Context: an optimization exercise on an open-source flow, tuned for small area, a short achievable clock period and few clock cycles. The choices shown serve that exercise and are no tape-out recipe. The RTL was checked by simulation tests, not by an equivalence proof against the original design. Power figures rest on the tool's default switching activity, not on a simulated workload.

<file path="flow/run.sh">
#!/bin/bash
# synth_recipe.tcl (not shown) runs the flow's synth.tcl, then flattens the netlist and writes it again
# the make line also repeats each setting of config.mk as NAME=value (left out here)
make -C /OpenROAD-flow-scripts/flow DESIGN_CONFIG=/design/flow/config.mk WORK_HOME=/design/flow/orfs CLKGATE_MAP_FILE= SYNTH_SCRIPT=/design/flow/synth_recipe.tcl finish
</file>
<file path="flow/config.mk">
export PLATFORM = sky130hd
export DESIGN_NAME = core_top
export DESIGN_NICKNAME = core_top
export VERILOG_FILES = /design/flow/design.v
export SDC_FILE = /design/flow/constraint.sdc
export NUM_CORES = 4
export LEC_CHECK = 0
export CAP_MARGIN = 20
export CORE_MARGIN = 2
export CORE_UTILIZATION = 40
export SLEW_MARGIN = 20
</file>
<file path="flow/constraint.sdc">
create_clock -name core_clock -period 12.0 [get_ports {clk_i}]
set_input_delay 2.4000 -clock core_clock [delete_from_list [all_inputs] [get_ports {clk_i}]]
set_output_delay 2.4000 -clock core_clock [all_outputs]
set_load 0.01 [all_outputs]
</file>
<file path="flow/design.v">
module alu(
    input   wire [31:0]    alu_data1_i, 
    input   wire [31:0]    alu_data2_i,
    input   wire [3:0]              alu_op_i,
    output  reg [31:0]     alu_data_o    
);
always_comb begin
    priority case (alu_op_i)
        4'b0001: begin
            alu_data_o = $signed(alu_data1_i) + $signed(alu_data2_i);
        end
        4'b0010: begin
            alu_data_o = $signed(alu_data1_i) - $signed(alu_data2_i);
        end
        4'b1010: begin
            alu_data_o = alu_data1_i & alu_data2_i;
        end
        4'b1001: begin
            alu_data_o = alu_data1_i | alu_data2_i;
        end
        4'b0110: begin
            alu_data_o = alu_data1_i ^ alu_data2_i;
        end
        4'b0011: begin
            alu_data_o = alu_data1_i << alu_data2_i[4:0];
        end
        4'b0111: begin
                alu_data_o = alu_data1_i >> alu_data2_i[4:0]; 
        end
        4'b1000: begin
                alu_data_o = $signed(alu_data1_i) >>> alu_data2_i[4:0];
        end
        4'b0100: begin
                alu_data_o = ($signed(alu_data1_i) < $signed(alu_data2_i)) ? 32'b1 : 32'b0; 
        end
        4'b0101: begin
                alu_data_o = (alu_data1_i < alu_data2_i) ? 32'b1 : 32'b0; 
        end
        default: begin
            alu_data_o = alu_data1_i; 
        end
    endcase
end  
endmodule
module csr_reg (
    input   wire                        clk_i,
    input   wire                        rst_n_i,
    input   wire                        csr_wen_i,        
    input   wire [31:0]        csr_raddr_i,      
    input   wire [31:0]        csr_waddr_i, 
    input   wire [31:0]        csr_wdata_i,
    output  reg  [31:0]        csr_rdata_o,
    input   wire                        clint_wen_i,        
    input   wire [31:0]        clint_raddr_i,      
    input   wire [31:0]        clint_waddr_i, 
    input   wire [31:0]        clint_wdata_i,
    output  reg  [31:0]        clint_rdata_o,
    output  logic[31:0]        clint_csr_mtvec_o, 
    output  logic[31:0]        clint_csr_mepc_o, 
    output  logic[31:0]        clint_csr_mstatus_o
);
reg     [63:0]              cycle;
reg     [31:0]     mtvec;
reg     [31:0]     mcause;
reg     [31:0]     mepc;
reg     [31:0]     mie;
reg     [31:0]     mstatus;
reg     [31:0]     mscratch;
logic                       csr_wr_same_addr;
logic                       clint_wr_same_addr;
always_comb begin 
    csr_wr_same_addr    = ((csr_waddr_i[11:0] == csr_raddr_i[11:0]) && (csr_wen_i == 1'b1)) ? 1'b1 : 1'b0;
    clint_wr_same_addr  = ((clint_waddr_i[11:0] == clint_raddr_i[11:0]) && (clint_wen_i == 1'b1)) ? 1'b1 : 1'b0;
end
always_ff @( posedge clk_i ) begin 
    if (!rst_n_i) begin
        cycle <= 64'b0;
    end
    else begin
        cycle <= cycle + 1'b1;
    end
end
always_ff @( posedge clk_i ) begin 
    if (!rst_n_i) begin
        mtvec       <= 32'b0;
        mcause      <= 32'b0;
        mepc        <= 32'b0;
        mie         <= 32'b0;
        mstatus     <= 32'b0;
        mscratch    <= 32'b0;
    end
    else if (csr_wen_i) begin
        priority case (csr_waddr_i[11:0])
            12'h305: begin
                mtvec       <= csr_wdata_i;
            end
            12'h342: begin
                mcause      <= csr_wdata_i;
            end
            12'h341: begin
                mepc        <= csr_wdata_i;
            end
            12'h304: begin
                mie         <= csr_wdata_i;
            end
            12'h300: begin
                mstatus     <= csr_wdata_i;
            end
            12'h340: begin
                mscratch    <= csr_wdata_i;
            end
            default: begin
            end
        endcase
    end
    else if (clint_wen_i) begin
        priority case (clint_waddr_i[11:0])
            12'h305: begin
                mtvec       <= clint_wdata_i;
            end
            12'h342: begin
                mcause      <= clint_wdata_i;
            end
            12'h341: begin
                mepc        <= clint_wdata_i;
            end
            12'h304: begin
                mie         <= clint_wdata_i;
            end
            12'h300: begin
                mstatus     <= clint_wdata_i;
            end
            12'h340: begin
                mscratch    <= clint_wdata_i;
            end
            default: begin
            end
        endcase
    end
end
always_comb begin 
    if (csr_wr_same_addr) begin
        csr_rdata_o = csr_wdata_i;
    end
    else begin
        priority case (csr_raddr_i[11:0])
            12'hc00: begin
                csr_rdata_o = cycle[31:0];
            end
            12'hc80: begin
                csr_rdata_o = cycle[63:32];
            end
            12'h305: begin
                csr_rdata_o = mtvec;
            end
            12'h342: begin
                csr_rdata_o = mcause;
            end
            12'h341: begin
                csr_rdata_o = mepc;
            end
            12'h304: begin
                csr_rdata_o = mie;
            end
            12'h300: begin
                csr_rdata_o = mstatus;
            end
            12'h340: begin
                csr_rdata_o = mscratch;
            end
            default: begin
                csr_rdata_o = 32'b0;
            end
        endcase
    end
end
always_comb begin 
    if (clint_wr_same_addr) begin
        clint_rdata_o = clint_wdata_i;
    end
    else begin
        priority case (clint_raddr_i[11:0])
            12'hc00: begin
                clint_rdata_o = cycle[31:0];
            end
            12'hc80: begin
                clint_rdata_o = cycle[63:32];
            end
            12'h305: begin
                clint_rdata_o = mtvec;
            end
            12'h342: begin
                clint_rdata_o = mcause;
            end
            12'h341: begin
                clint_rdata_o = mepc;
            end
            12'h304: begin
                clint_rdata_o = mie;
            end
            12'h300: begin
                clint_rdata_o = mstatus;
            end
            12'h340: begin
                clint_rdata_o = mscratch;
            end
            default: begin
                clint_rdata_o = 32'b0;
            end
        endcase
    end
end
endmodule
module ctrl(
    input   wire                        clk_i,
    input   wire                        rst_n_i,
    input   wire                        jump_flag_i,
    input   wire [31:0]       jump_addr_i,
    input   wire                        hold_flag_rib_i,
    input   wire                        jtag_flag_i,
    input   wire                        hold_flag_clint_i,
    output  reg                         jump_flag_o,
    output  reg [31:0]        jump_addr_o,
    output  reg [2:0]             hold_flag_o
);
always_comb begin
    jump_addr_o = jump_addr_i;
    jump_flag_o = jump_flag_i;
    if (jump_flag_i | hold_flag_clint_i) begin
        hold_flag_o = 3'b011;
    end
    else if (hold_flag_rib_i) begin
        hold_flag_o = 3'b001;
    end
    else if (jtag_flag_i) begin
        hold_flag_o = 3'b001;
    end
    else begin
        hold_flag_o = 3'b000;
    end
end
endmodule
module gp_reg (
    input   wire                    clk_i,
    input   wire                    rst_n_i,
    input   wire                     reg_wen_i,
    input   wire [4:0]     reg_waddr_i,
    input   wire [31:0]     reg_wdata_i,
    input   wire                     jtag_en_i,
    input   wire [4:0]     jtag_addr_i,
    input   wire [31:0]     jtag_data_i,
    output  logic[31:0]     jtag_data_o,
    input   wire [4:0]     reg1_raddr_i,
    output  reg  [31:0]     reg1_rdata_o,
    input   wire [4:0]     reg2_raddr_i,
    output  reg  [31:0]     reg2_rdata_o
);
integer                 i;
reg     [31:0] regs [0:31];
logic                   reg_waddr_valid;
logic                   jtag_addr_valid;
logic                   reg1_raddr_valid;
logic                   reg2_raddr_valid;
logic                   reg1_addr_same;
logic                   reg2_addr_same;
always_comb begin 
    reg_waddr_valid     = (reg_waddr_i != 32'b0) ? 1'b1 : 1'b0;
    jtag_addr_valid     = (jtag_addr_i != 32'b0) ? 1'b1 : 1'b0;
    reg1_raddr_valid    = (reg1_raddr_i != 32'b0) ? 1'b1 : 1'b0;
    reg2_raddr_valid    = (reg2_raddr_i != 32'b0) ? 1'b1 : 1'b0;
    reg1_addr_same      = ((reg1_raddr_i == reg_waddr_i) && reg_wen_i) ? 1'b1 : 1'b0;
    reg2_addr_same      = ((reg2_raddr_i == reg_waddr_i) && reg_wen_i) ? 1'b1 : 1'b0;
end
always_ff @( posedge clk_i ) begin 
    if (!rst_n_i) begin
        for (i = 0; i < 32; i = i + 1) begin
            regs[i] <= 32'b0;
        end
    end
    else if (reg_waddr_valid && reg_wen_i) begin
        regs[reg_waddr_i] <= reg_wdata_i;
    end
    else if (jtag_addr_valid && jtag_en_i) begin
        regs[jtag_addr_i] <= jtag_data_i;
    end
end
always_comb begin 
    if (!reg1_raddr_valid) begin
        reg1_rdata_o = 32'b0;
    end
    else if (reg1_addr_same) begin
        reg1_rdata_o = reg_wdata_i;
    end
    else begin
        reg1_rdata_o = regs[reg1_raddr_i];
    end
end
always_comb begin 
    if (!reg2_raddr_valid) begin
        reg2_rdata_o = 32'b0;
    end
    else if (reg2_addr_same) begin
        reg2_rdata_o = reg_wdata_i;
    end
    else begin
        reg2_rdata_o = regs[reg2_raddr_i];
    end
end
always_comb begin 
    if (!jtag_addr_valid) begin
        jtag_data_o = 32'b0;
    end
    else begin
        jtag_data_o = regs[jtag_addr_i];
    end
end
endmodule
module id_to_ex(
    input   logic                        clk_i,
    input   logic                        rst_n_i,
    input   logic [2:0]            hold_flag_i,                        
    input   reg  [31:0]        op1_i,
    input   reg  [31:0]        op2_i,
    input   reg  [31:0]        offset_i,
    input   reg  [31:0]       inst_i,         
    input   reg  [31:0]       inst_addr_i,        
    input   reg                         reg_wen_i,             
    input   reg  [4:0]        reg_waddr_i,    
    input   reg                         csr_wen_i,        
    input   reg  [31:0]        csr_rdata_i,      
    input   reg  [31:0]        csr_waddr_i,   
    output  reg  [31:0]        op1_o,
    output  reg  [31:0]        op2_o,
    output  reg  [31:0]        offset_o,
    output  reg  [31:0]       inst_o,         
    output  reg  [31:0]       inst_addr_o,        
    output  reg                         reg_wen_o,             
    output  reg  [4:0]        reg_waddr_o,    
    output  reg                         csr_wen_o,        
    output  reg  [31:0]        csr_rdata_o,      
    output  reg  [31:0]        csr_waddr_o
);
logic hold_en;
always_comb begin
    if (hold_flag_i >= 3'b011) begin
        hold_en = 1'b1;
    end
    else begin
        hold_en = 1'b0;
    end
end
always_ff @( posedge clk_i ) begin 
    if (!rst_n_i) begin
        inst_o          <= 32'h0013;
        inst_addr_o     <= 32'b0;
        reg_wen_o       <= 1'b0;
        reg_waddr_o     <= 5'b0;
        op1_o           <= 32'b0;
        op2_o           <= 32'b0;
        offset_o        <= 32'b0;
        csr_wen_o       <= 1'b0;
        csr_waddr_o     <= 32'b0;
        csr_rdata_o     <= 32'b0;
    end
    else if (hold_en) begin
        inst_o          <= 32'h0013;
        inst_addr_o     <= 32'b0;
        reg_wen_o       <= 1'b0;
        reg_waddr_o     <= 5'b0;
        op1_o           <= 32'b0;
        op2_o           <= 32'b0;
        offset_o        <= 32'b0;
        csr_wen_o       <= 1'b0;
        csr_waddr_o     <= 32'b0;
        csr_rdata_o     <= 32'b0;
    end
    else begin
        inst_o          <= inst_i;
        inst_addr_o     <= inst_addr_i;
        reg_wen_o       <= reg_wen_i;
        reg_waddr_o     <= reg_waddr_i;
        op1_o           <= op1_i;
        op2_o           <= op2_i;
        offset_o        <= offset_i;
        csr_wen_o       <= csr_wen_i;
        csr_waddr_o     <= csr_waddr_i;
        csr_rdata_o     <= csr_rdata_i;
    end
end
endmodule
module inst_decode(
    input   wire                        clk_i,
    input   wire                        rst_n_i,
    input   wire [31:0]       inst_i,             
    input   wire [31:0]       inst_addr_i,        
    input   wire [31:0]        reg1_rdata_i,
    input   wire [31:0]        reg2_rdata_i,
    output  reg  [4:0]        reg1_raddr_o,
    output  reg  [4:0]        reg2_raddr_o,
    input   wire [31:0]        csr_rdata_i,
    output  reg  [31:0]        csr_raddr_o,  
    output  reg  [31:0]        op1_o,
    output  reg  [31:0]        op2_o,
    output  reg  [31:0]        offset_o,
    output  reg  [31:0]       inst_o,         
    output  reg  [31:0]       inst_addr_o,        
    output  reg                         reg_wen_o,             
    output  reg  [4:0]        reg_waddr_o,    
    output  reg                         csr_wen_o,        
    output  reg  [31:0]        csr_rdata_o,      
    output  reg  [31:0]        csr_waddr_o
);
logic [6:0]  func7;
logic [4:0]  rs2;
logic [4:0]  rs1;
logic [2:0]  func3;
logic [4:0]  rd;
logic [6:0]  opcode;
always_comb begin 
    func7   = inst_i [31:25];
    rs2     = inst_i [24:20];   
    rs1     = inst_i [19:15];   
    func3   = inst_i [14:12];   
    rd      = inst_i [11:7];  
    opcode  = inst_i [6:0]; 
end
always_comb begin
    inst_o          = inst_i;
    inst_addr_o     = inst_addr_i;
    csr_rdata_o     = csr_rdata_i;
    priority case (opcode)
        7'b0110011: begin
            offset_o        = 32'b0;
            csr_wen_o       = 1'b0;
            csr_raddr_o     = 32'b0;
            csr_waddr_o     = 32'b0;
            priority case (func3)
                 3'b000, 3'b000, 3'b001, 3'b010, 3'b011, 3'b100, 3'b101, 3'b101, 3'b110, 3'b111: begin
                    reg_wen_o       = 1'b1;
                    reg_waddr_o     = rd;
                    reg1_raddr_o    = rs1;
                    reg2_raddr_o    = rs2;
                    op1_o           = reg1_rdata_i;
                    op2_o           = reg2_rdata_i;
                end
                default: begin
                    reg_wen_o       = 1'b0;
                    reg_waddr_o     = 5'b0;
                    reg1_raddr_o    = 5'b0;
                    reg2_raddr_o    = 5'b0;
                    op1_o           = 32'b0;
                    op2_o           = 32'b0;
                end
            endcase
        end
        7'b0010011: begin
            offset_o        = 32'b0;
            csr_wen_o       = 1'b0;
            csr_raddr_o     = 32'b0;
            csr_waddr_o     = 32'b0;
            priority case (func3)
                3'b000, 3'b010, 3'b011, 3'b100, 3'b110, 3'b111, 3'b001, 3'b101, 3'b101: begin
                    reg_wen_o       = 1'b1;
                    reg_waddr_o     = rd;
                    reg1_raddr_o    = rs1;
                    reg2_raddr_o    = 5'b0;
                    op1_o           = reg1_rdata_i;
                    op2_o           = {{20{inst_i[31]}},inst_i[31:20]};
                end
                default: begin
                    reg_wen_o       = 1'b0;
                    reg_waddr_o     = 5'b0;
                    reg1_raddr_o    = 5'b0;
                    reg2_raddr_o    = 5'b0;
                    op1_o           = 32'b0;
                    op2_o           = 32'b0;
                end
            endcase
        end
        7'b0000011: begin
            offset_o        = 32'b0;
            csr_wen_o       = 1'b0;
            csr_raddr_o     = 32'b0;
            csr_waddr_o     = 32'b0;         
            priority case (func3)
                 3'b000, 3'b001, 3'b010, 3'b100, 3'b101: begin
                    reg_wen_o       = 1'b1;
                    reg_waddr_o     = rd;
                    reg1_raddr_o    = rs1;
                    reg2_raddr_o    = 5'b0;
                    op1_o           = reg1_rdata_i;
                    op2_o           = {{20{inst_i[31]}},inst_i[31:20]};
                end
                default: begin
                    reg_wen_o       = 1'b0;
                    reg_waddr_o     = 5'b0;
                    reg1_raddr_o    = 5'b0;
                    reg2_raddr_o    = 5'b0;
                    op1_o           = 32'b0;
                    op2_o           = 32'b0;
                end
            endcase
        end
        7'b1101111: begin
            reg_wen_o       = 1'b1;
            reg_waddr_o     = rd;
            reg1_raddr_o    = 5'b0;
            reg2_raddr_o    = 5'b0;
            op1_o           = inst_addr_i;
            op2_o           = 32'b0;
            offset_o        = {{12{inst_i[31]}}, inst_i[19:12], inst_i[20], inst_i[30:21], 1'b0};
            csr_wen_o       = 1'b0;
            csr_raddr_o     = 32'b0;
            csr_waddr_o     = 32'b0;
        end
        7'b1100111: begin
            reg_wen_o       = 1'b1;
            reg_waddr_o     = rd;
            reg1_raddr_o    = rs1;
            reg2_raddr_o    = 5'b0;
            op1_o           = reg1_rdata_i;
            op2_o           = inst_addr_i;
            offset_o        = {{20{inst_i[31]}}, inst_i[31:20]};
            csr_wen_o       = 1'b0;
            csr_raddr_o     = 32'b0;
            csr_waddr_o     = 32'b0;
        end
        7'b0100011: begin
            csr_wen_o       = 1'b0;
            csr_raddr_o     = 32'b0;
            csr_waddr_o     = 32'b0;
            priority case (func3)
                3'b000, 3'b001, 3'b010: begin
                    reg_wen_o       = 1'b1;
                    reg_waddr_o     = 5'b0;
                    reg1_raddr_o    = rs1;
                    reg2_raddr_o    = rs2;
                    op1_o           = reg1_rdata_i;
                    op2_o           = reg2_rdata_i;
                    offset_o        = {{20{inst_i[31]}},inst_i[31:25],inst_i[11:7]};
                end
                default: begin
                    reg_wen_o       = 1'b0;
                    reg_waddr_o     = 5'b0;
                    reg1_raddr_o    = 5'b0;
                    reg2_raddr_o    = 5'b0;
                    op1_o           = 32'b0;
                    op2_o           = 32'b0;
                    offset_o        = 32'b0;
                end
            endcase
        end
        7'b1100011: begin
            csr_wen_o       = 1'b0;
            csr_raddr_o     = 32'b0;
            csr_waddr_o     = 32'b0;
            priority case (func3)
                3'b000, 3'b001, 3'b100, 3'b101, 3'b110, 3'b111: begin
                    reg_wen_o       = 1'b1;
                    reg_waddr_o     = 5'b0;
                    reg1_raddr_o    = rs1;
                    reg2_raddr_o    = rs2;
                    op1_o           = reg1_rdata_i;
                    op2_o           = reg2_rdata_i;
                    offset_o        = {{20{inst_i[31]}},inst_i[7],inst_i[30:25],inst_i[11:8],1'b0};
                end
                default: begin
                    reg_wen_o       = 1'b0;
                    reg_waddr_o     = 5'b0;
                    reg1_raddr_o    = 5'b0;
                    reg2_raddr_o    = 5'b0;
                    op1_o           = 32'b0;
                    op2_o           = 32'b0;
                    offset_o        = 32'b0;
                end
            endcase
        end
        7'b0110111, 7'b0010111: begin
            reg_wen_o       = 1'b1;
            reg_waddr_o     = rd;
            reg1_raddr_o    = 5'b0;
            reg2_raddr_o    = 5'b0;
            op1_o           = {inst_i[31:12],12'b0};
            op2_o           = 32'b0;
            offset_o        = 32'b0;
            csr_wen_o       = 1'b0;
            csr_raddr_o     = 32'b0;
            csr_waddr_o     = 32'b0;
        end
        7'b1110011: begin
            priority case (func3)
                3'b001, 3'b010, 3'b011: begin
                    reg_wen_o       = 1'b1;
                    reg_waddr_o     = rd;
                    reg1_raddr_o    = rs1;
                    reg2_raddr_o    = 5'b0;
                    op1_o           = reg1_rdata_i;
                    op2_o           = 32'b0;
                    offset_o        = 32'b0;
                    csr_wen_o       = 1'b1;
                    csr_raddr_o     = {20'h0, inst_i[31:20]};
                    csr_waddr_o     = {20'h0, inst_i[31:20]};
                end
                3'b101, 3'b110, 3'b111: begin
                    reg_wen_o       = 1'b1;
                    reg_waddr_o     = rd;
                    reg1_raddr_o    = 5'b0;
                    reg2_raddr_o    = 5'b0;
                    op1_o           = {27'h0, inst_i[19:15]};
                    op2_o           = 32'b0;
                    offset_o        = 32'b0;
                    csr_wen_o       = 1'b1;
                    csr_raddr_o     = {20'h0, inst_i[31:20]};
                    csr_waddr_o     = {20'h0, inst_i[31:20]};
                end
                default: begin
                    reg_wen_o       = 1'b0;
                    reg_waddr_o     = 5'b0;
                    reg1_raddr_o    = 5'b0;
                    reg2_raddr_o    = 5'b0;
                    op1_o           = 32'b0;
                    op2_o           = 32'b0;
                    offset_o        = 32'b0;
                    csr_wen_o       = 1'b0;
                    csr_raddr_o     = 32'b0;
                    csr_waddr_o     = 32'b0;
                end
            endcase
        end
        8'b0000_1111: begin
            reg_wen_o       = 1'b0;
            reg_waddr_o     = 5'b0;
            reg1_raddr_o    = 5'b0;
            reg2_raddr_o    = 5'b0;
            op1_o           = inst_addr_i;
            op2_o           = 32'h4;
            offset_o        = 32'b0;
            csr_wen_o       = 1'b0;
            csr_raddr_o     = 32'b0;
            csr_waddr_o     = 32'b0;
        end
        default: begin
            reg_wen_o       = 1'b0;
            reg_waddr_o     = 5'b0;
            reg1_raddr_o    = 5'b0;
            reg2_raddr_o    = 5'b0;
            op1_o           = 32'b0;
            op2_o           = 32'b0;
            offset_o        = 32'b0;
            csr_wen_o       = 1'b0;
            csr_raddr_o     = 32'b0;
            csr_waddr_o     = 32'b0;
        end
    endcase
end
endmodule
module inst_execute (
    input   wire                        clk_i,
    input   wire                        rst_n_i,
    input   reg  [31:0]        op1_i,
    input   reg  [31:0]        op2_i,
    input   reg  [31:0]        offset_i,
    input   reg  [31:0]       inst_i,         
    input   reg  [31:0]       inst_addr_i,        
    input   reg                         reg_wen_i,             
    input   reg  [4:0]        reg_waddr_i,    
    input   reg                         csr_wen_i,        
    input   reg  [31:0]        csr_rdata_i,      
    input   reg  [31:0]        csr_waddr_i,    
    output  reg                         reg_wen_o,
    output  reg  [4:0]        reg_waddr_o,
    output  reg  [31:0]        reg_wdata_o,
    output  reg                         csr_wen_o,
    output  reg  [31:0]        csr_waddr_o,
    output  reg  [31:0]        csr_wdata_o,
    input   wire [31:0]        mem_rdata_i,
    output  logic                       mem_rib_rreq_o,
    output  reg  [31:0]        mem_raddr_o,
    output  reg                         mem_rib_wreq_o,
    output  reg                         mem_wen_o, 
    output  logic[31:0]        mem_waddr_o, 
    output  reg  [31:0]        mem_wdata_o,
    output  logic                       jump_flag_o,
    output  logic[31:0]       jump_addr_o,
    input   wire                        int_flag_i,          
    input   wire [31:0]       int_addr_i, 
    input   wire [31:0]        alu_data_i,     
    output  reg  [31:0]        alu_data1_o,
    output  reg  [31:0]        alu_data2_o,
    output  reg  [3:0]                  alu_op_o
);
logic [6:0]              func7;
logic [2:0]              func3;
logic [6:0]              opcode;
logic [31:0]   jump_addr;
logic                    reg_wen;
logic                    csr_wen;
logic                    mem_rib_rreq;
logic                    mem_rib_wreq;
logic                    mem_wen;
always_comb begin
    func7           = inst_i [31:25];
    func3           = inst_i [14:12];   
    opcode          = inst_i [6:0]; 
    if (int_flag_i) begin
        jump_addr_o     = int_addr_i;
        reg_wen_o       = 1'b0;
        csr_wen_o       = 1'b0;
        mem_rib_rreq_o  = 1'b0;
        mem_rib_wreq_o  = 1'b0;
        mem_wen_o       = 1'b0;
    end
    else begin
        jump_addr_o = jump_addr;
        reg_wen_o       = reg_wen;
        csr_wen_o       = csr_wen;
        mem_rib_rreq_o  = mem_rib_rreq;
        mem_rib_wreq_o  = mem_rib_wreq;
        mem_wen_o       = mem_wen;
    end
end
always_comb begin 
    reg_wen         = reg_wen_i;
    reg_waddr_o     = reg_waddr_i;
    csr_wen         = csr_wen_i;
    csr_waddr_o     = csr_waddr_i;
    priority case (opcode)
        7'b0110011: begin
            csr_wdata_o     = 32'b0;
            mem_rib_wreq    = 1'b0;
            mem_wen         = 1'b0;
            mem_waddr_o     = 32'b0;
            mem_rib_rreq    = 1'b0;
            mem_raddr_o     = 32'b0;
            mem_wdata_o     = 32'b0;
            jump_flag_o     = 1'b0;
            jump_addr       = 32'b0;
            priority case (func3)
                3'b000, 3'b000: begin
                    alu_data1_o     = op1_i;
                    alu_data2_o     = op2_i;
                    alu_op_o        = (func7) ? 4'b0010 : 4'b0001;                  
                    reg_wdata_o     = alu_data_i;
                end
                3'b001: begin
                    alu_data1_o     = op1_i;
                    alu_data2_o     = op2_i;
                    alu_op_o        = 4'b0011;
                    reg_wdata_o     = alu_data_i;
                end
                3'b010: begin
                    alu_data1_o     = op1_i;
                    alu_data2_o     = op2_i;
                    alu_op_o        = 4'b0100;
                    reg_wdata_o     = alu_data_i;
                end
                3'b011: begin
                    alu_data1_o     = op1_i;
                    alu_data2_o     = op2_i;
                    alu_op_o        = 4'b0101;
                    reg_wdata_o     = alu_data_i;
                end
                3'b100: begin
                    alu_data1_o     = op1_i;
                    alu_data2_o     = op2_i;
                    alu_op_o        = 4'b0110;
                    reg_wdata_o     = alu_data_i;
                end
                3'b101, 3'b101: begin
                    alu_data1_o     = op1_i;
                    alu_data2_o     = op2_i;
                    alu_op_o        = (inst_i[30]) ? 4'b1000 : 4'b0111; 
                    reg_wdata_o     = alu_data_i;
                end
                3'b110: begin
                    alu_data1_o     = op1_i;
                    alu_data2_o     = op2_i;
                    alu_op_o        = 4'b1001;
                    reg_wdata_o     = alu_data_i;
                end
                3'b111: begin
                    alu_data1_o     = op1_i;
                    alu_data2_o     = op2_i;
                    alu_op_o        = 4'b1010;
                    reg_wdata_o     = alu_data_i;
                end
                default: begin
                    alu_data1_o     = 32'b0;
                    alu_data2_o     = 32'b0;
                    alu_op_o        = 4'b0;
                    reg_wdata_o     = 32'b0;
                end
            endcase
        end
        7'b0010011: begin
            csr_wdata_o     = 32'b0;
            mem_rib_wreq    = 1'b0;
            mem_wen         = 1'b0;
            mem_waddr_o     = 32'b0;
            mem_rib_rreq    = 1'b0;
            mem_raddr_o     = 32'b0;
            mem_wdata_o     = 32'b0;
            jump_flag_o     = 1'b0;
            jump_addr       = 32'b0;
            priority case (func3)
                3'b000: begin
                    alu_data1_o     = op1_i;
                    alu_data2_o     = op2_i;
                    alu_op_o        = 4'b0001;
                    reg_wdata_o     = alu_data_i;
                end
                3'b010: begin
                    alu_data1_o     = op1_i;
                    alu_data2_o     = op2_i;
                    alu_op_o        = 4'b0100;
                    reg_wdata_o     = alu_data_i;
                end
                3'b011: begin
                    alu_data1_o     = op1_i;
                    alu_data2_o     = op2_i;
                    alu_op_o        = 4'b0101;
                    reg_wdata_o     = alu_data_i;
                end
                3'b100: begin
                    alu_data1_o     = op1_i;
                    alu_data2_o     = op2_i;
                    alu_op_o        = 4'b0110;
                    reg_wdata_o     = alu_data_i;
                end
                3'b110: begin
                    alu_data1_o     = op1_i;
                    alu_data2_o     = op2_i;
                    alu_op_o        = 4'b1001;
                    reg_wdata_o     = alu_data_i;
                end
                3'b111: begin
                    alu_data1_o     = op1_i;
                    alu_data2_o     = op2_i;
                    alu_op_o        = 4'b1010;
                    reg_wdata_o     = alu_data_i;
                end
                3'b001: begin
                    alu_data1_o     = op1_i;
                    alu_data2_o     = op2_i;
                    alu_op_o        = 4'b0011;
                    reg_wdata_o     = alu_data_i;
                end
                3'b101, 3'b101: begin
                    alu_data1_o     = op1_i;
                    alu_data2_o     = op2_i;
                    alu_op_o        = (inst_i[30]) ? 4'b1000 : 4'b0111;
                    reg_wdata_o     = alu_data_i;
                end
                default: begin
                    alu_data1_o     = 32'b0;
                    alu_data2_o     = 32'b0;
                    alu_op_o        = 4'b0;
                    reg_wdata_o     = 32'b0;
                end
            endcase
        end
        7'b0000011: begin
            alu_data1_o     = $signed(op1_i);
            alu_data2_o     = $signed(op2_i);
            alu_op_o        = 4'b0001;
            csr_wdata_o     = 32'b0;
            mem_rib_wreq    = 1'b0;
            mem_wen         = 1'b0;
            mem_waddr_o     = 32'b0;
            mem_wdata_o     = 32'b0;
            mem_rib_rreq    = 1'b1;
            mem_raddr_o     = alu_data_i;
            jump_flag_o     = 1'b0;
            jump_addr       = 32'b0;
            priority case (func3)
                3'b000: begin
                    priority case(alu_data_i[1:0])
                        2'b00: begin
                            reg_wdata_o = {{24{mem_rdata_i[7]}}, mem_rdata_i[7:0]};
                        end
                        2'b01: begin
                            reg_wdata_o = {{24{mem_rdata_i[15]}}, mem_rdata_i[15:8]};
                        end
                        2'b10: begin
                            reg_wdata_o = {{24{mem_rdata_i[23]}}, mem_rdata_i[23:16]};
                        end
                        2'b11: begin
                            reg_wdata_o = {{24{mem_rdata_i[31]}}, mem_rdata_i[31:24]};
                        end
                        default: begin
                            reg_wdata_o = 32'b0;
                        end
                    endcase
                end
                3'b001: begin
                    if(|alu_data_i[1:0]) begin
                        reg_wdata_o = {{16{mem_rdata_i[31]}}, mem_rdata_i[31:16]};
                    end
                    else begin
                        reg_wdata_o = {{16{mem_rdata_i[15]}}, mem_rdata_i[15:0]};
                    end
                end
                3'b010: begin
                    reg_wdata_o = mem_rdata_i;
                end
                3'b100: begin
                    priority case(alu_data_i[1:0])
                        2'b00: begin
                            reg_wdata_o = {{24{1'b0}}, mem_rdata_i[7:0]};
                        end
                        2'b01: begin
                            reg_wdata_o = {{24{1'b0}}, mem_rdata_i[15:8]};
                        end
                        2'b10: begin
                            reg_wdata_o = {{24{1'b0}}, mem_rdata_i[23:16]};
                        end
                        2'b11: begin
                            reg_wdata_o = {{24{1'b0}}, mem_rdata_i[31:24]};
                        end
                        default: begin
                            reg_wdata_o = 32'b0;
                        end
                    endcase
                end
                3'b101: begin
                    if(|alu_data_i[1:0]) begin
                        reg_wdata_o = {{16{1'b0}}, mem_rdata_i[31:16]};
                    end
                    else begin
                        reg_wdata_o = {{16{1'b0}}, mem_rdata_i[15:0]};
                    end
                end
                default: begin
                    reg_wdata_o = 32'b0;
                end
            endcase
        end
        7'b1101111: begin
            alu_data1_o     = op1_i;
            alu_data2_o     = offset_i;
            alu_op_o        = 4'b0001;
            reg_wdata_o     = op1_i + 32'h4;
            csr_wdata_o     = 32'b0;
            mem_rib_wreq    = 1'b0;
            mem_wen         = 1'b0;
            mem_waddr_o     = 32'b0;
            mem_wdata_o     = 32'b0;
            mem_rib_rreq    = 1'b0;
            mem_raddr_o     = 32'b0;
            jump_flag_o     = 1'b1;
            jump_addr       = alu_data_i;
        end
        7'b1100111: begin
            alu_data1_o     = op1_i;
            alu_data2_o     = offset_i;
            alu_op_o        = 4'b0001;
            reg_wdata_o     = op2_i + 32'h4;
            csr_wdata_o     = 32'b0;
            mem_rib_wreq    = 1'b0;
            mem_wen         = 1'b0;
            mem_waddr_o     = 32'b0;
            mem_wdata_o     = 32'b0;
            mem_rib_rreq    = 1'b0;
            mem_raddr_o     = 32'b0;
            jump_flag_o     = 1'b1;
            jump_addr       = alu_data_i & ~32'b1;
        end
        7'b0100011: begin
            alu_data1_o     = $signed(op1_i);
            alu_data2_o     = $signed(offset_i);
            alu_op_o        = 4'b0001;
            reg_waddr_o     = 5'b0;
            reg_wdata_o     = 32'b0;
            csr_wdata_o     = 32'b0;
            mem_rib_wreq    = 1'b1;
            mem_wen         = 1'b1;
            mem_waddr_o     = alu_data_i;
            mem_rib_rreq    = 1'b1;
            mem_raddr_o     = alu_data_i;
            jump_flag_o     = 1'b0;
            jump_addr       = 32'b0;
            priority case (func3)
                3'b000: begin
                    priority case(alu_data_i[1:0])
                        2'b00: begin
                            mem_wdata_o = {mem_rdata_i[31:8], op2_i[7:0]};
                        end
                        2'b01: begin
                            mem_wdata_o = {mem_rdata_i[31:16], op2_i[7:0], mem_rdata_i[7:0]};
                        end
                        2'b10: begin
                            mem_wdata_o = {mem_rdata_i[31:24], op2_i[7:0], mem_rdata_i[15:0]};
                        end
                        2'b11: begin
                            mem_wdata_o = {op2_i[7:0], mem_rdata_i[23:0]};
                        end
                        default: begin
                            mem_wdata_o = 32'b0;
                        end
                    endcase
                end
                3'b001: begin
                    if(|alu_data_i[1:0]) begin
                        mem_wdata_o = {op2_i[15:0], mem_rdata_i[15:0]};
                    end
                    else begin
                        mem_wdata_o = {mem_rdata_i[31:16], op2_i[15:0]};
                    end
                end
                3'b010: begin
                    mem_wdata_o = op2_i;
                end
                default: begin
                    mem_wdata_o = 32'b0;
                end
            endcase
        end
        7'b1100011: begin
            reg_wdata_o     = 32'b0;
            csr_wdata_o     = 32'b0;
            mem_rib_wreq    = 1'b0;
            mem_wen         = 1'b0;
            mem_waddr_o     = 32'b0;
            mem_rib_rreq    = 1'b0;
            mem_raddr_o     = 32'b0;
            mem_wdata_o     = 32'b0;
            priority case (func3)
                3'b000: begin
                    alu_data1_o     = op1_i;
                    alu_data2_o     = op2_i;
                    alu_op_o        = 4'b0010;
                    jump_flag_o     = (|alu_data_i) ? 1'b0 : 1'b1;
                    jump_addr       = (|alu_data_i) ? 32'b0 : (inst_addr_i + offset_i);
                end
                3'b001: begin
                    alu_data1_o     = op1_i;
                    alu_data2_o     = op2_i;
                    alu_op_o        = 4'b0010;
                    jump_flag_o     = (|alu_data_i) ? 1'b1 : 1'b0;
                    jump_addr       = (|alu_data_i) ? (inst_addr_i + offset_i) : 32'b0;
                end
                3'b100: begin
                    alu_data1_o     = op1_i;
                    alu_data2_o     = op2_i;
                    alu_op_o        = 4'b0100;
                    jump_flag_o     = (|alu_data_i) ? 1'b1 : 1'b0;
                    jump_addr       = (|alu_data_i) ? (inst_addr_i + offset_i) : 32'b0;
                end
                3'b101: begin
                    alu_data1_o     = op1_i;
                    alu_data2_o     = op2_i;
                    alu_op_o        = 4'b0100;
                    jump_flag_o     = (|alu_data_i) ? 1'b0 : 1'b1;
                    jump_addr       = (|alu_data_i) ? 32'b0 : (inst_addr_i + offset_i);
                end
                3'b110: begin
                    alu_data1_o     = op1_i;
                    alu_data2_o     = op2_i;
                    alu_op_o        = 4'b0101;
                    jump_flag_o     = (|alu_data_i) ? 1'b1 : 1'b0;
                    jump_addr       = (|alu_data_i) ? (inst_addr_i + offset_i) : 32'b0;
                end
                3'b111: begin
                    alu_data1_o     = op1_i;
                    alu_data2_o     = op2_i;
                    alu_op_o        = 4'b0101;
                    jump_flag_o     = (|alu_data_i) ? 1'b0 : 1'b1;
                    jump_addr       = (|alu_data_i) ? 32'b0 : (inst_addr_i + offset_i);
                end
                default: begin
                    alu_data1_o     = 32'b0;
                    alu_data2_o     = 32'b0;
                    alu_op_o        = 4'b0;
                    jump_flag_o     = 1'b0;
                    jump_addr       = 32'b0;
                end
            endcase
        end
        7'b0110111: begin
            alu_data1_o     = 32'b0;
            alu_data2_o     = 32'b0;
            alu_op_o        = 4'b0;
            reg_wdata_o     = op1_i;
            csr_wdata_o     = 32'b0;
            mem_rib_wreq    = 1'b0;
            mem_wen         = 1'b0;
            mem_waddr_o     = 32'b0;
            mem_rib_rreq    = 1'b0;
            mem_raddr_o     = 32'b0;
            mem_wdata_o     = 32'b0;
            jump_flag_o     = 1'b0;
            jump_addr       = 32'b0;
        end
        7'b0010111: begin
            alu_data1_o     = op1_i;
            alu_data2_o     = inst_addr_i;
            alu_op_o        = 4'b0001;
            reg_wdata_o     = alu_data_i;
            csr_wdata_o     = 32'b0;
            mem_rib_wreq    = 1'b0;
            mem_wen         = 1'b0;
            mem_waddr_o     = 32'b0;
            mem_rib_rreq    = 1'b0;
            mem_raddr_o     = 32'b0;
            mem_wdata_o     = 32'b0;
            jump_flag_o     = 1'b0;
            jump_addr       = 32'b0;
        end
        7'b1110011: begin
            mem_rib_wreq    = 1'b0;
            mem_wen         = 1'b0;
            mem_waddr_o     = 32'b0;
            mem_rib_rreq    = 1'b0;
            mem_raddr_o     = 32'b0;
            mem_wdata_o     = 32'b0;
            jump_flag_o     = 1'b0;
            jump_addr       = 32'b0;
            priority case (func3)
                3'b001, 3'b101: begin
                    alu_data1_o     = 32'b0;
                    alu_data2_o     = 32'b0;
                    alu_op_o        = 4'b0;
                    reg_wdata_o     = csr_rdata_i;
                    csr_wdata_o     = op1_i;
                end
                3'b010, 3'b110: begin
                    alu_data1_o     = csr_rdata_i;
                    alu_data2_o     = op1_i;
                    alu_op_o        = 4'b1001;
                    reg_wdata_o     = csr_rdata_i;
                    csr_wdata_o     = alu_data_i;
                end
                3'b011, 3'b111: begin
                    alu_data1_o     = csr_rdata_i;
                    alu_data2_o     = ~ op1_i;
                    alu_op_o        = 4'b1010;
                    reg_wdata_o     = csr_rdata_i;
                    csr_wdata_o     = alu_data_i;
                end
                default: begin
                    alu_data1_o     = 32'b0;
                    alu_data2_o     = 32'b0;
                    alu_op_o        = 4'b0;
                    reg_wdata_o     = 32'b0;
                    csr_wdata_o     = 32'b0;
                end
            endcase
        end
        default: begin
            alu_data1_o     = 32'b0;
            alu_data2_o     = 32'b0;
            alu_op_o        = 4'b0;
            reg_wdata_o     = 32'b0;
            csr_wdata_o     = 32'b0;
            mem_rib_wreq    = 1'b0;
            mem_wen         = 1'b0;
            mem_waddr_o     = 32'b0;
            mem_rib_rreq    = 1'b0;
            mem_raddr_o     = 32'b0;
            mem_wdata_o     = 32'b0;
            jump_flag_o     = 1'b0;
            jump_addr       = 32'b0;
        end      
    endcase
end
endmodule
module inst_fetch(
    input   wire                        clk_i,
    input   wire                        rst_n_i,
    input   wire [2:0]            hold_flag_i,        
    input   wire [7:0]             interrupt_flag_i,   
    output  reg  [7:0]             interrupt_flag_o,   
    input   wire [31:0]       inst_i,             
    input   wire [31:0]       inst_addr_i,        
    output  reg  [31:0]       inst_o,             
    output  reg  [31:0]       inst_addr_o         
);
wire hold_id_en = (hold_flag_i >= 3'b001);  
always_ff @(posedge clk_i) begin 
    if (!rst_n_i) begin
        interrupt_flag_o    <= 8'h0;
        inst_o              <= 32'h0013;
        inst_addr_o         <= 32'h0;
    end
    else if (hold_id_en) begin
        interrupt_flag_o    <= 8'h0;
        inst_o              <= 32'h0013;
        inst_addr_o         <= 32'h0;
    end
    else begin
        interrupt_flag_o    <= interrupt_flag_i;
        inst_o              <= inst_i;
        inst_addr_o         <= {inst_addr_i[31:2], {2'b0}};
    end
end
endmodule
module pc_reg (
    input   wire                        clk_i,
    input   wire                        rst_n_i,
    input   wire [2:0]            hold_flag_i,
    input   wire                        jump_flag_i,
    input   wire [31:0]       jump_addr_i,
    input   wire                        jtag_reset_flag_i,
    output  reg  [31:0]       pc_addr_o
);
wire hold_pc_en = (|hold_flag_i) ;  
always_ff @(posedge clk_i) begin 
    if (!rst_n_i | jtag_reset_flag_i) begin
        pc_addr_o <= 32'h0;
    end
    else if (jump_flag_i) begin
        pc_addr_o <= jump_addr_i;
    end
    else if (hold_pc_en) begin
        pc_addr_o <= pc_addr_o;
    end
    else begin
        pc_addr_o <= pc_addr_o + 4'd4;
    end
end
endmodule
module core_top (
    input   wire                        clk_i,
    input   wire                        rst_n_i,
    output  wire [31:0]       pc_addr_o,
    input   wire [31:0]       rib_inst_i,           
    input   wire [31:0]       rib_inst_addr_i, 
    input   wire                        jtag_en_i,
    input   wire [4:0]        jtag_addr_i,
    input   wire [31:0]        jtag_data_i,
    output  wire [31:0]        jtag_data_o,
    input   wire [7:0]             int_flag_i,
    input   wire [31:0]        mem_rdata_i,
    output  wire                        mem_rib_rreq_o,
    output  wire [31:0]        mem_raddr_o,
    output  wire                        mem_rib_wreq_o,
    output  wire                        mem_wen_o, 
    output  wire [31:0]        mem_waddr_o,
    output  wire [31:0]        mem_wdata_o,
    input   wire                        rib_hold_flag_i,                
    input   wire                        jtag_halt_flag_i,             
    input   wire                        jtag_reset_flag_i
);
wire [2:0]            hold_flag_ctrl;
wire                        jump_flag_ctrl;
wire [31:0]       jump_addr_ctrl;
wire [7:0]             int_flag_if;  
wire [31:0]       inst_if;         
wire [31:0]       inst_addr_if;      
wire [31:0]        reg1_rdata_id;
wire [4:0]        reg1_raddr_id;
wire [31:0]        reg2_rdata_id;
wire [4:0]        reg2_raddr_id;
wire [31:0]        csr_rdata_id;
wire [31:0]        csr_rdata_id_reg;
wire [31:0]        csr_raddr_id;
wire [31:0]        op1_id;
wire [31:0]        op2_id;
wire [31:0]        offset_id;
wire [31:0]       inst_id;         
wire [31:0]       inst_addr_id;        
wire                        reg_wen_id;             
wire [4:0]        reg_waddr_id;    
wire                        csr_wen_id;             
wire [31:0]        csr_waddr_id;
wire                        mem_rd_flag_id;
wire [31:0]        op1_id_to_ex;
wire [31:0]        op2_id_to_ex;
wire [31:0]        offset_id_to_ex;
wire [31:0]       inst_id_to_ex;         
wire [31:0]       inst_addr_id_to_ex;        
wire                        reg_wen_id_to_ex;             
wire [4:0]        reg_waddr_id_to_ex;    
wire                        csr_wen_id_to_ex;        
wire [31:0]        csr_rdata_id_to_ex;      
wire [31:0]        csr_waddr_id_to_ex;
wire                        reg_wen_ie;
wire [4:0]        reg_waddr_ie;
wire [31:0]        reg_wdata_ie;
wire                        csr_wen_ie;
wire [31:0]        csr_waddr_ie;
wire [31:0]        csr_wdata_ie;
wire                        jump_flag_ie;
wire [31:0]       jump_addr_ie;
wire [31:0]        alu_data;     
wire [31:0]        alu_data1_ie;
wire [31:0]        alu_data2_ie;
wire [3:0]                  alu_op_ie;
wire [31:0]        clint_rdata;
wire [31:0]        clint_raddr = 32'b0;
wire                        clint_wen = 1'b0;
wire [31:0]        clint_waddr = 32'b0;
wire [31:0]        clint_wdata = 32'b0;
wire [31:0]        csr_mtvec;
wire [31:0]        csr_mepc;
wire [31:0]        csr_mstatus;
wire                        int_flag_clint = 1'b0;
wire [31:0]       int_addr_clint = 32'b0;
wire                        hold_flag_clint = 1'b0;
pc_reg          u_pc_reg (
    .clk_i                  (clk_i),
    .rst_n_i                (rst_n_i),
    .hold_flag_i            (hold_flag_ctrl),
    .jump_flag_i            (jump_flag_ctrl),
    .jump_addr_i            (jump_addr_ctrl),
    .jtag_reset_flag_i      (jtag_reset_flag_i),
    .pc_addr_o              (pc_addr_o)
);
inst_fetch      u_if(
    .clk_i                  (clk_i),
    .rst_n_i                (rst_n_i),
    .hold_flag_i            (hold_flag_ctrl),       
    .interrupt_flag_i       (int_flag_i),  
    .interrupt_flag_o       (int_flag_if),  
    .inst_i                 (rib_inst_i),            
    .inst_addr_i            (rib_inst_addr_i),       
    .inst_o                 (inst_if),            
    .inst_addr_o            (inst_addr_if)        
);
inst_decode     u_id(
    .clk_i                  (clk_i),
    .rst_n_i                (rst_n_i),
    .inst_i                 (inst_if),            
    .inst_addr_i            (inst_addr_if),       
    .reg1_rdata_i           (reg1_rdata_id),
    .reg2_rdata_i           (reg2_rdata_id),
    .reg1_raddr_o           (reg1_raddr_id),
    .reg2_raddr_o           (reg2_raddr_id),
    .csr_rdata_i            (csr_rdata_id),
    .csr_raddr_o            (csr_raddr_id),  
    .op1_o                  (op1_id),
    .op2_o                  (op2_id),
    .offset_o               (offset_id),
    .inst_o                 (inst_id),         
    .inst_addr_o            (inst_addr_id),        
    .reg_wen_o              (reg_wen_id),             
    .reg_waddr_o            (reg_waddr_id),    
    .csr_wen_o              (csr_wen_id),        
    .csr_rdata_o            (csr_rdata_id_reg),      
    .csr_waddr_o            (csr_waddr_id)
);
id_to_ex        u_id_to_ex(
    .clk_i                  (clk_i),
    .rst_n_i                (rst_n_i),
    .hold_flag_i            (hold_flag_ctrl),
    .op1_i                  (op1_id),
    .op2_i                  (op2_id),
    .offset_i               (offset_id),
    .inst_i                 (inst_id),         
    .inst_addr_i            (inst_addr_id),        
    .reg_wen_i              (reg_wen_id),             
    .reg_waddr_i            (reg_waddr_id),    
    .csr_wen_i              (csr_wen_id),        
    .csr_rdata_i            (csr_rdata_id_reg),      
    .csr_waddr_i            (csr_waddr_id),   
    .op1_o                  (op1_id_to_ex),
    .op2_o                  (op2_id_to_ex),
    .offset_o               (offset_id_to_ex),
    .inst_o                 (inst_id_to_ex),         
    .inst_addr_o            (inst_addr_id_to_ex),        
    .reg_wen_o              (reg_wen_id_to_ex),             
    .reg_waddr_o            (reg_waddr_id_to_ex),    
    .csr_wen_o              (csr_wen_id_to_ex),        
    .csr_rdata_o            (csr_rdata_id_to_ex),      
    .csr_waddr_o            (csr_waddr_id_to_ex)  
);
inst_execute    u_ie(
    .clk_i                  (clk_i),
    .rst_n_i                (rst_n_i),
    .op1_i                  (op1_id_to_ex),
    .op2_i                  (op2_id_to_ex),
    .offset_i               (offset_id_to_ex),
    .inst_i                 (inst_id_to_ex),         
    .inst_addr_i            (inst_addr_id_to_ex),        
    .reg_wen_i              (reg_wen_id_to_ex),             
    .reg_waddr_i            (reg_waddr_id_to_ex),    
    .csr_wen_i              (csr_wen_id_to_ex),        
    .csr_rdata_i            (csr_rdata_id_to_ex),      
    .csr_waddr_i            (csr_waddr_id_to_ex),    
    .reg_wen_o              (reg_wen_ie),
    .reg_waddr_o            (reg_waddr_ie),
    .reg_wdata_o            (reg_wdata_ie),
    .csr_wen_o              (csr_wen_ie),
    .csr_waddr_o            (csr_waddr_ie),
    .csr_wdata_o            (csr_wdata_ie),
    .mem_rdata_i            (mem_rdata_i),
    .mem_rib_rreq_o         (mem_rib_rreq_o),
    .mem_raddr_o            (mem_raddr_o),
    .mem_rib_wreq_o         (mem_rib_wreq_o),
    .mem_wen_o              (mem_wen_o), 
    .mem_waddr_o            (mem_waddr_o), 
    .mem_wdata_o            (mem_wdata_o),
    .jump_flag_o            (jump_flag_ie),
    .jump_addr_o            (jump_addr_ie),
    .int_flag_i             (int_flag_clint),
    .int_addr_i             (int_addr_clint),
    .alu_data_i             (alu_data),     
    .alu_data1_o            (alu_data1_ie),
    .alu_data2_o            (alu_data2_ie),
    .alu_op_o               (alu_op_ie)
);
alu             u_alu(
    .alu_data1_i            (alu_data1_ie), 
    .alu_data2_i            (alu_data2_ie),
    .alu_op_i               (alu_op_ie),
    .alu_data_o             (alu_data)
);
gp_reg          u_gp_reg(
    .clk_i                  (clk_i),
    .rst_n_i                (rst_n_i),
    .reg_wen_i              (reg_wen_ie),
    .reg_waddr_i            (reg_waddr_ie),
    .reg_wdata_i            (reg_wdata_ie),
    .jtag_en_i              (jtag_en_i),
    .jtag_addr_i            (jtag_addr_i),
    .jtag_data_i            (jtag_data_i),
    .jtag_data_o            (jtag_data_o),
    .reg1_raddr_i           (reg1_raddr_id),
    .reg1_rdata_o           (reg1_rdata_id),
    .reg2_raddr_i           (reg2_raddr_id),
    .reg2_rdata_o           (reg2_rdata_id)
);
csr_reg         u_csr_reg(
    .clk_i                  (clk_i),
    .rst_n_i                (rst_n_i),
    .csr_wen_i              (csr_wen_id_to_ex),        
    .csr_raddr_i            (csr_raddr_id),      
    .csr_waddr_i            (csr_waddr_ie), 
    .csr_wdata_i            (csr_wdata_ie),
    .csr_rdata_o            (csr_rdata_id),
    .clint_wen_i            (clint_wen),        
    .clint_raddr_i          (clint_raddr),      
    .clint_waddr_i          (clint_waddr), 
    .clint_wdata_i          (clint_wdata),
    .clint_rdata_o          (clint_rdata),
    .clint_csr_mtvec_o      (csr_mtvec), 
    .clint_csr_mepc_o       (csr_mepc), 
    .clint_csr_mstatus_o    (csr_mstatus)
);
ctrl            u_ctrl(
    .clk_i                  (clk_i),
    .rst_n_i                (rst_n_i),
    .jump_flag_i            (jump_flag_ie),
    .jump_addr_i            (jump_addr_ie),
    .hold_flag_rib_i        (rib_hold_flag_i),
    .jtag_flag_i            (jtag_halt_flag_i),
    .hold_flag_clint_i      (hold_flag_clint),
    .jump_flag_o            (jump_flag_ctrl),
    .jump_addr_o            (jump_addr_ctrl),
    .hold_flag_o            (hold_flag_ctrl)
);
endmodule
</file>
**Final layout**

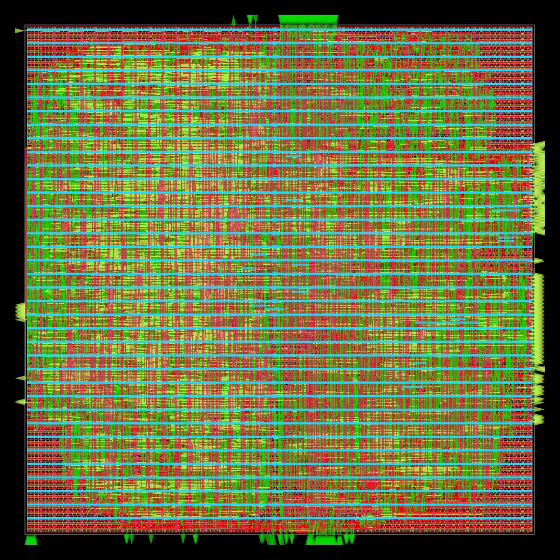
die area: 260800 sq um
die extent in x: 510.7 um
WL final: 567800 um

**Met3 routing**

Bar = 200 um.
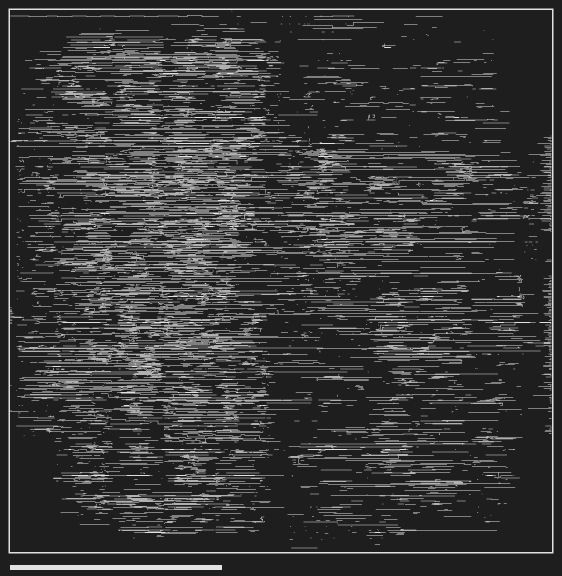
share of all routed wire: 13%
nets with wire on the layer: 1854
longest straight run: 213 um
main direction: horizontal

==> impl_results.md <==
- # nets final: roughly 12k
- Worst slew pin tran: 1.336 ns
- Critical-path cell list: and4_1 -> nand2_1 -> buf_12 -> nor2_1 -> a221o_2 -> buf_4 -> inv_2 -> fa_1 -> nand2b_1 -> a21oi_1 -> o21ba_2 -> a41oi_1 -> o31a_1 -> o211a_1 -> a21oi_1 -> a211oi_1 -> a311o_1 -> a311oi_4 -> and2_0 -> nor3_1 -> a22oi_1 -> nor2_1 -> clkdlybuf4s50_1
- Total negative slack: 0 ns
- Min Hold Slack: 0.4628 ns
- Highest-count cells in the layout ignoring fill and taps: nand2_1 (2512), nor2_1 (1852), nand3_1 (1163)
- Most common cell in the netlist: nand2_1
- Relative slew slack: 10.50%
- Final std cells w/o fill: 15.66k
- Post-CTS Setup Bufs: 0
- Vias in the first global route: 98.36k
- Post-synth top area cell: edfxtp_1
- Reg2Reg Setup Slack: between 1.5 and 2 ns
- Fin util: 45.05%
- GRT Overall Usage: a little over two fifths
- Largest net degree at the start of global routing: 150
- Commonest non-fill, non-tap cell in the layout: nand2_1
- Period utilisation layout: 96.30%
- Top cell type's share of synthesized area: 29.95%
- WL met2: approximately 240000 um
- Number of synthesized flops with an enable pin: 1024
- Crit path time final: 11.56 ns
- Slowest stage delay, CP: 0.75 ns
- Remaining DRCs: 0
- Status: no timing/DRC/antenna violations
- Ys flop type: edfxtp_1
- Layout cells sized above 1: 10.79%
- Seq pwr share: 42.8%
- Synth Warn #: 9
- Cts repair resizes: 0
- Comb power frac: 17.2%
- Kind of end point of the critical path: output port
- Initial antenna violation count: 35
- Layout fillers: 24.70k
- Root buffer cell: clkbuf_16
- Routed wire per std cell: 36.27 um
- CTS clk-pin slew, worst paths: 0.06 ns
- Total CTS buffers: roughly 180
- CTS Hold Buffers Added: 0
- Area of the multi-input gates: 56830 sq um
- Metal3 WL: 72580 um
- Switch share: 30.97%
- Tot Pwr: 14040 uW
- Seq/Total Area, Yosys: 40.34%
- Vias: 107.1k
- Placed cell areas: around 110000 sq um
- Fin. max-slew vios: 0
- GRT met2 Usage: around 62%
- Gr busiest metal: met2
- Synth top area cells: edfxtp_1 (30%), dfxtp_1 (10%), nand2_1 (9.5%), mux4_2 (7.0%), nor2_1 (6.8%)
- Sw Pwr: 4348 uW
- RSZ-0062 raised after global routing: false
Testbench counts, summed over its fixed seeds: cycles 21,749.
**Port wiring**

Bar = 200 um.
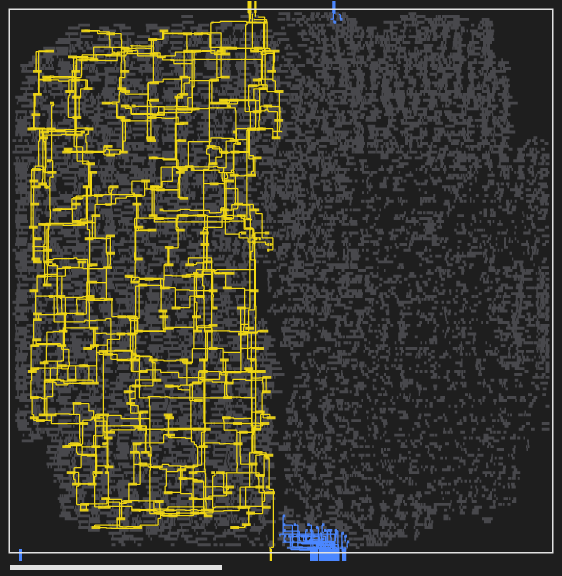
| port | colour | direction | edge | end cells | wire |
|---|---|---|---|---|---|
| `jtag_addr_i` | yellow | input | 4 top, 1 bottom | 361 | 16900 um |
| `rib_inst_addr_i` | blue | input | 30 bottom, 2 top | 30 | 1020 um |
IO buf count: 299
IO Count: 310

critical path, delay by kind of cell, from the launching register on:
| kind | cells | cell delay, ns |
|---|---|---|
| AO/OA/AOI/OAI | 11 | 3.10 |
| adder cells (fa/ha/maj) | 1 | 0.44 |
| buffers and inverters | 4 | 1.29 |
| flip-flops | 1 | 0.70 |
| AND/OR/NAND/NOR | 7 | 2.65 |
path summary, 6_finish.rpt:
check                                     startpoint                 endpoint  cells past startpoint
worst max-delay path            u_id_to_ex.inst_o[6]           mem_wdata_o[1]                     23
worst min-delay path              u_csr_reg.cycle[0]       u_csr_reg.cycle[0]                      1
worst max register to register  u_id_to_ex.inst_o[6]  u_id_to_ex.offset_o[11]                     29
worst min register to register    u_csr_reg.cycle[0]       u_csr_reg.cycle[0]                      1
sequential cells by signal, indices dropped and copies added, names as in the netlist:
name and count:
u_csr_reg.mie 32, u_pc_reg.pc_addr_o 32, u_id_to_ex.reg_wen_o 1, u_if.inst_addr_o 30
u_csr_reg.mtvec 32, u_id_to_ex.csr_wen_o 1, u_csr_reg.mcause 32, u_id_to_ex.inst_o 17
u_id_to_ex.offset_o 21, u_gp_reg.regs 1024, u_id_to_ex.reg_waddr_o 5, u_id_to_ex.csr_rdata_o 32
u_id_to_ex.csr_waddr_o 12, u_id_to_ex.op1_o 32, u_csr_reg.mscratch 32, u_if.inst_o 32
u_csr_reg.mstatus 32, u_csr_reg.mepc 32, u_id_to_ex.op2_o 32, u_id_to_ex.inst_addr_o 30
u_csr_reg.cycle 64
power by group through the flow:
stage	registers (uW)	clock network (uW)	logic (uW)
2_1_floorplan	6040	0	1250
3_3_place_gp	6100	0	2270
3_5_place_dp	6110	0	2280
4_1_cts	6000	5630	2280
5_1_grt	6020	5860	2450
6_report	6010	5610	2410
cell type report:
class                   count  area share, %
clock inverters            97         0.9774
well taps                3384          3.671
multi-input cells        9536          49.27
clock buffers             224          4.155
diodes                     24        0.05207
inverters                 125         0.4133
flip-flops and latches   1557          35.92
repair buffers            709          5.540
kinds of logic after synthesis:
family / after synthesis / share of synthesized area [%]
multiplexers: 521 / 9.077
XOR/XNOR: 180 / 1.535
buffers and inverters: 1315 / 5.133
flip-flops: 1557 / 40.34
AND/OR/NAND/NOR: 6457 / 27.13
AO/OA/AOI/OAI: 2214 / 15.15
other: 1 / 0.003652
adder cells (fa/ha/maj): 132 / 1.630

-- what the ideal ports hide --
The flow's constraints put no driver on any port. The routed layout listed below was extracted and timed again, unchanged, in two steps.
Step 1 sets driving cells, clkbuf_16 on the clock port and buf_2 on the other inputs (assumed; they add their load-dependent delay and slew).
Step 2 adds t to the input delays and takes it off the output delays; t is the mean of the earliest and latest rising clock arrival at the registers after step 1. Input paths then give back, and output paths get back, about the clock's delay inside the block.
a / b / c = ideal ports / drivers / drivers and shift; a / b = the first two.
t (ns): 0.982
slack for setup (ns): 0.444 / 0.342 / 1.325
worst slew at a driven data input, ns: 0.12
After both steps setup and hold are still met in this run. The setup slack of this run moves by -0.102 ns with the drivers and by +0.881 ns with both steps.
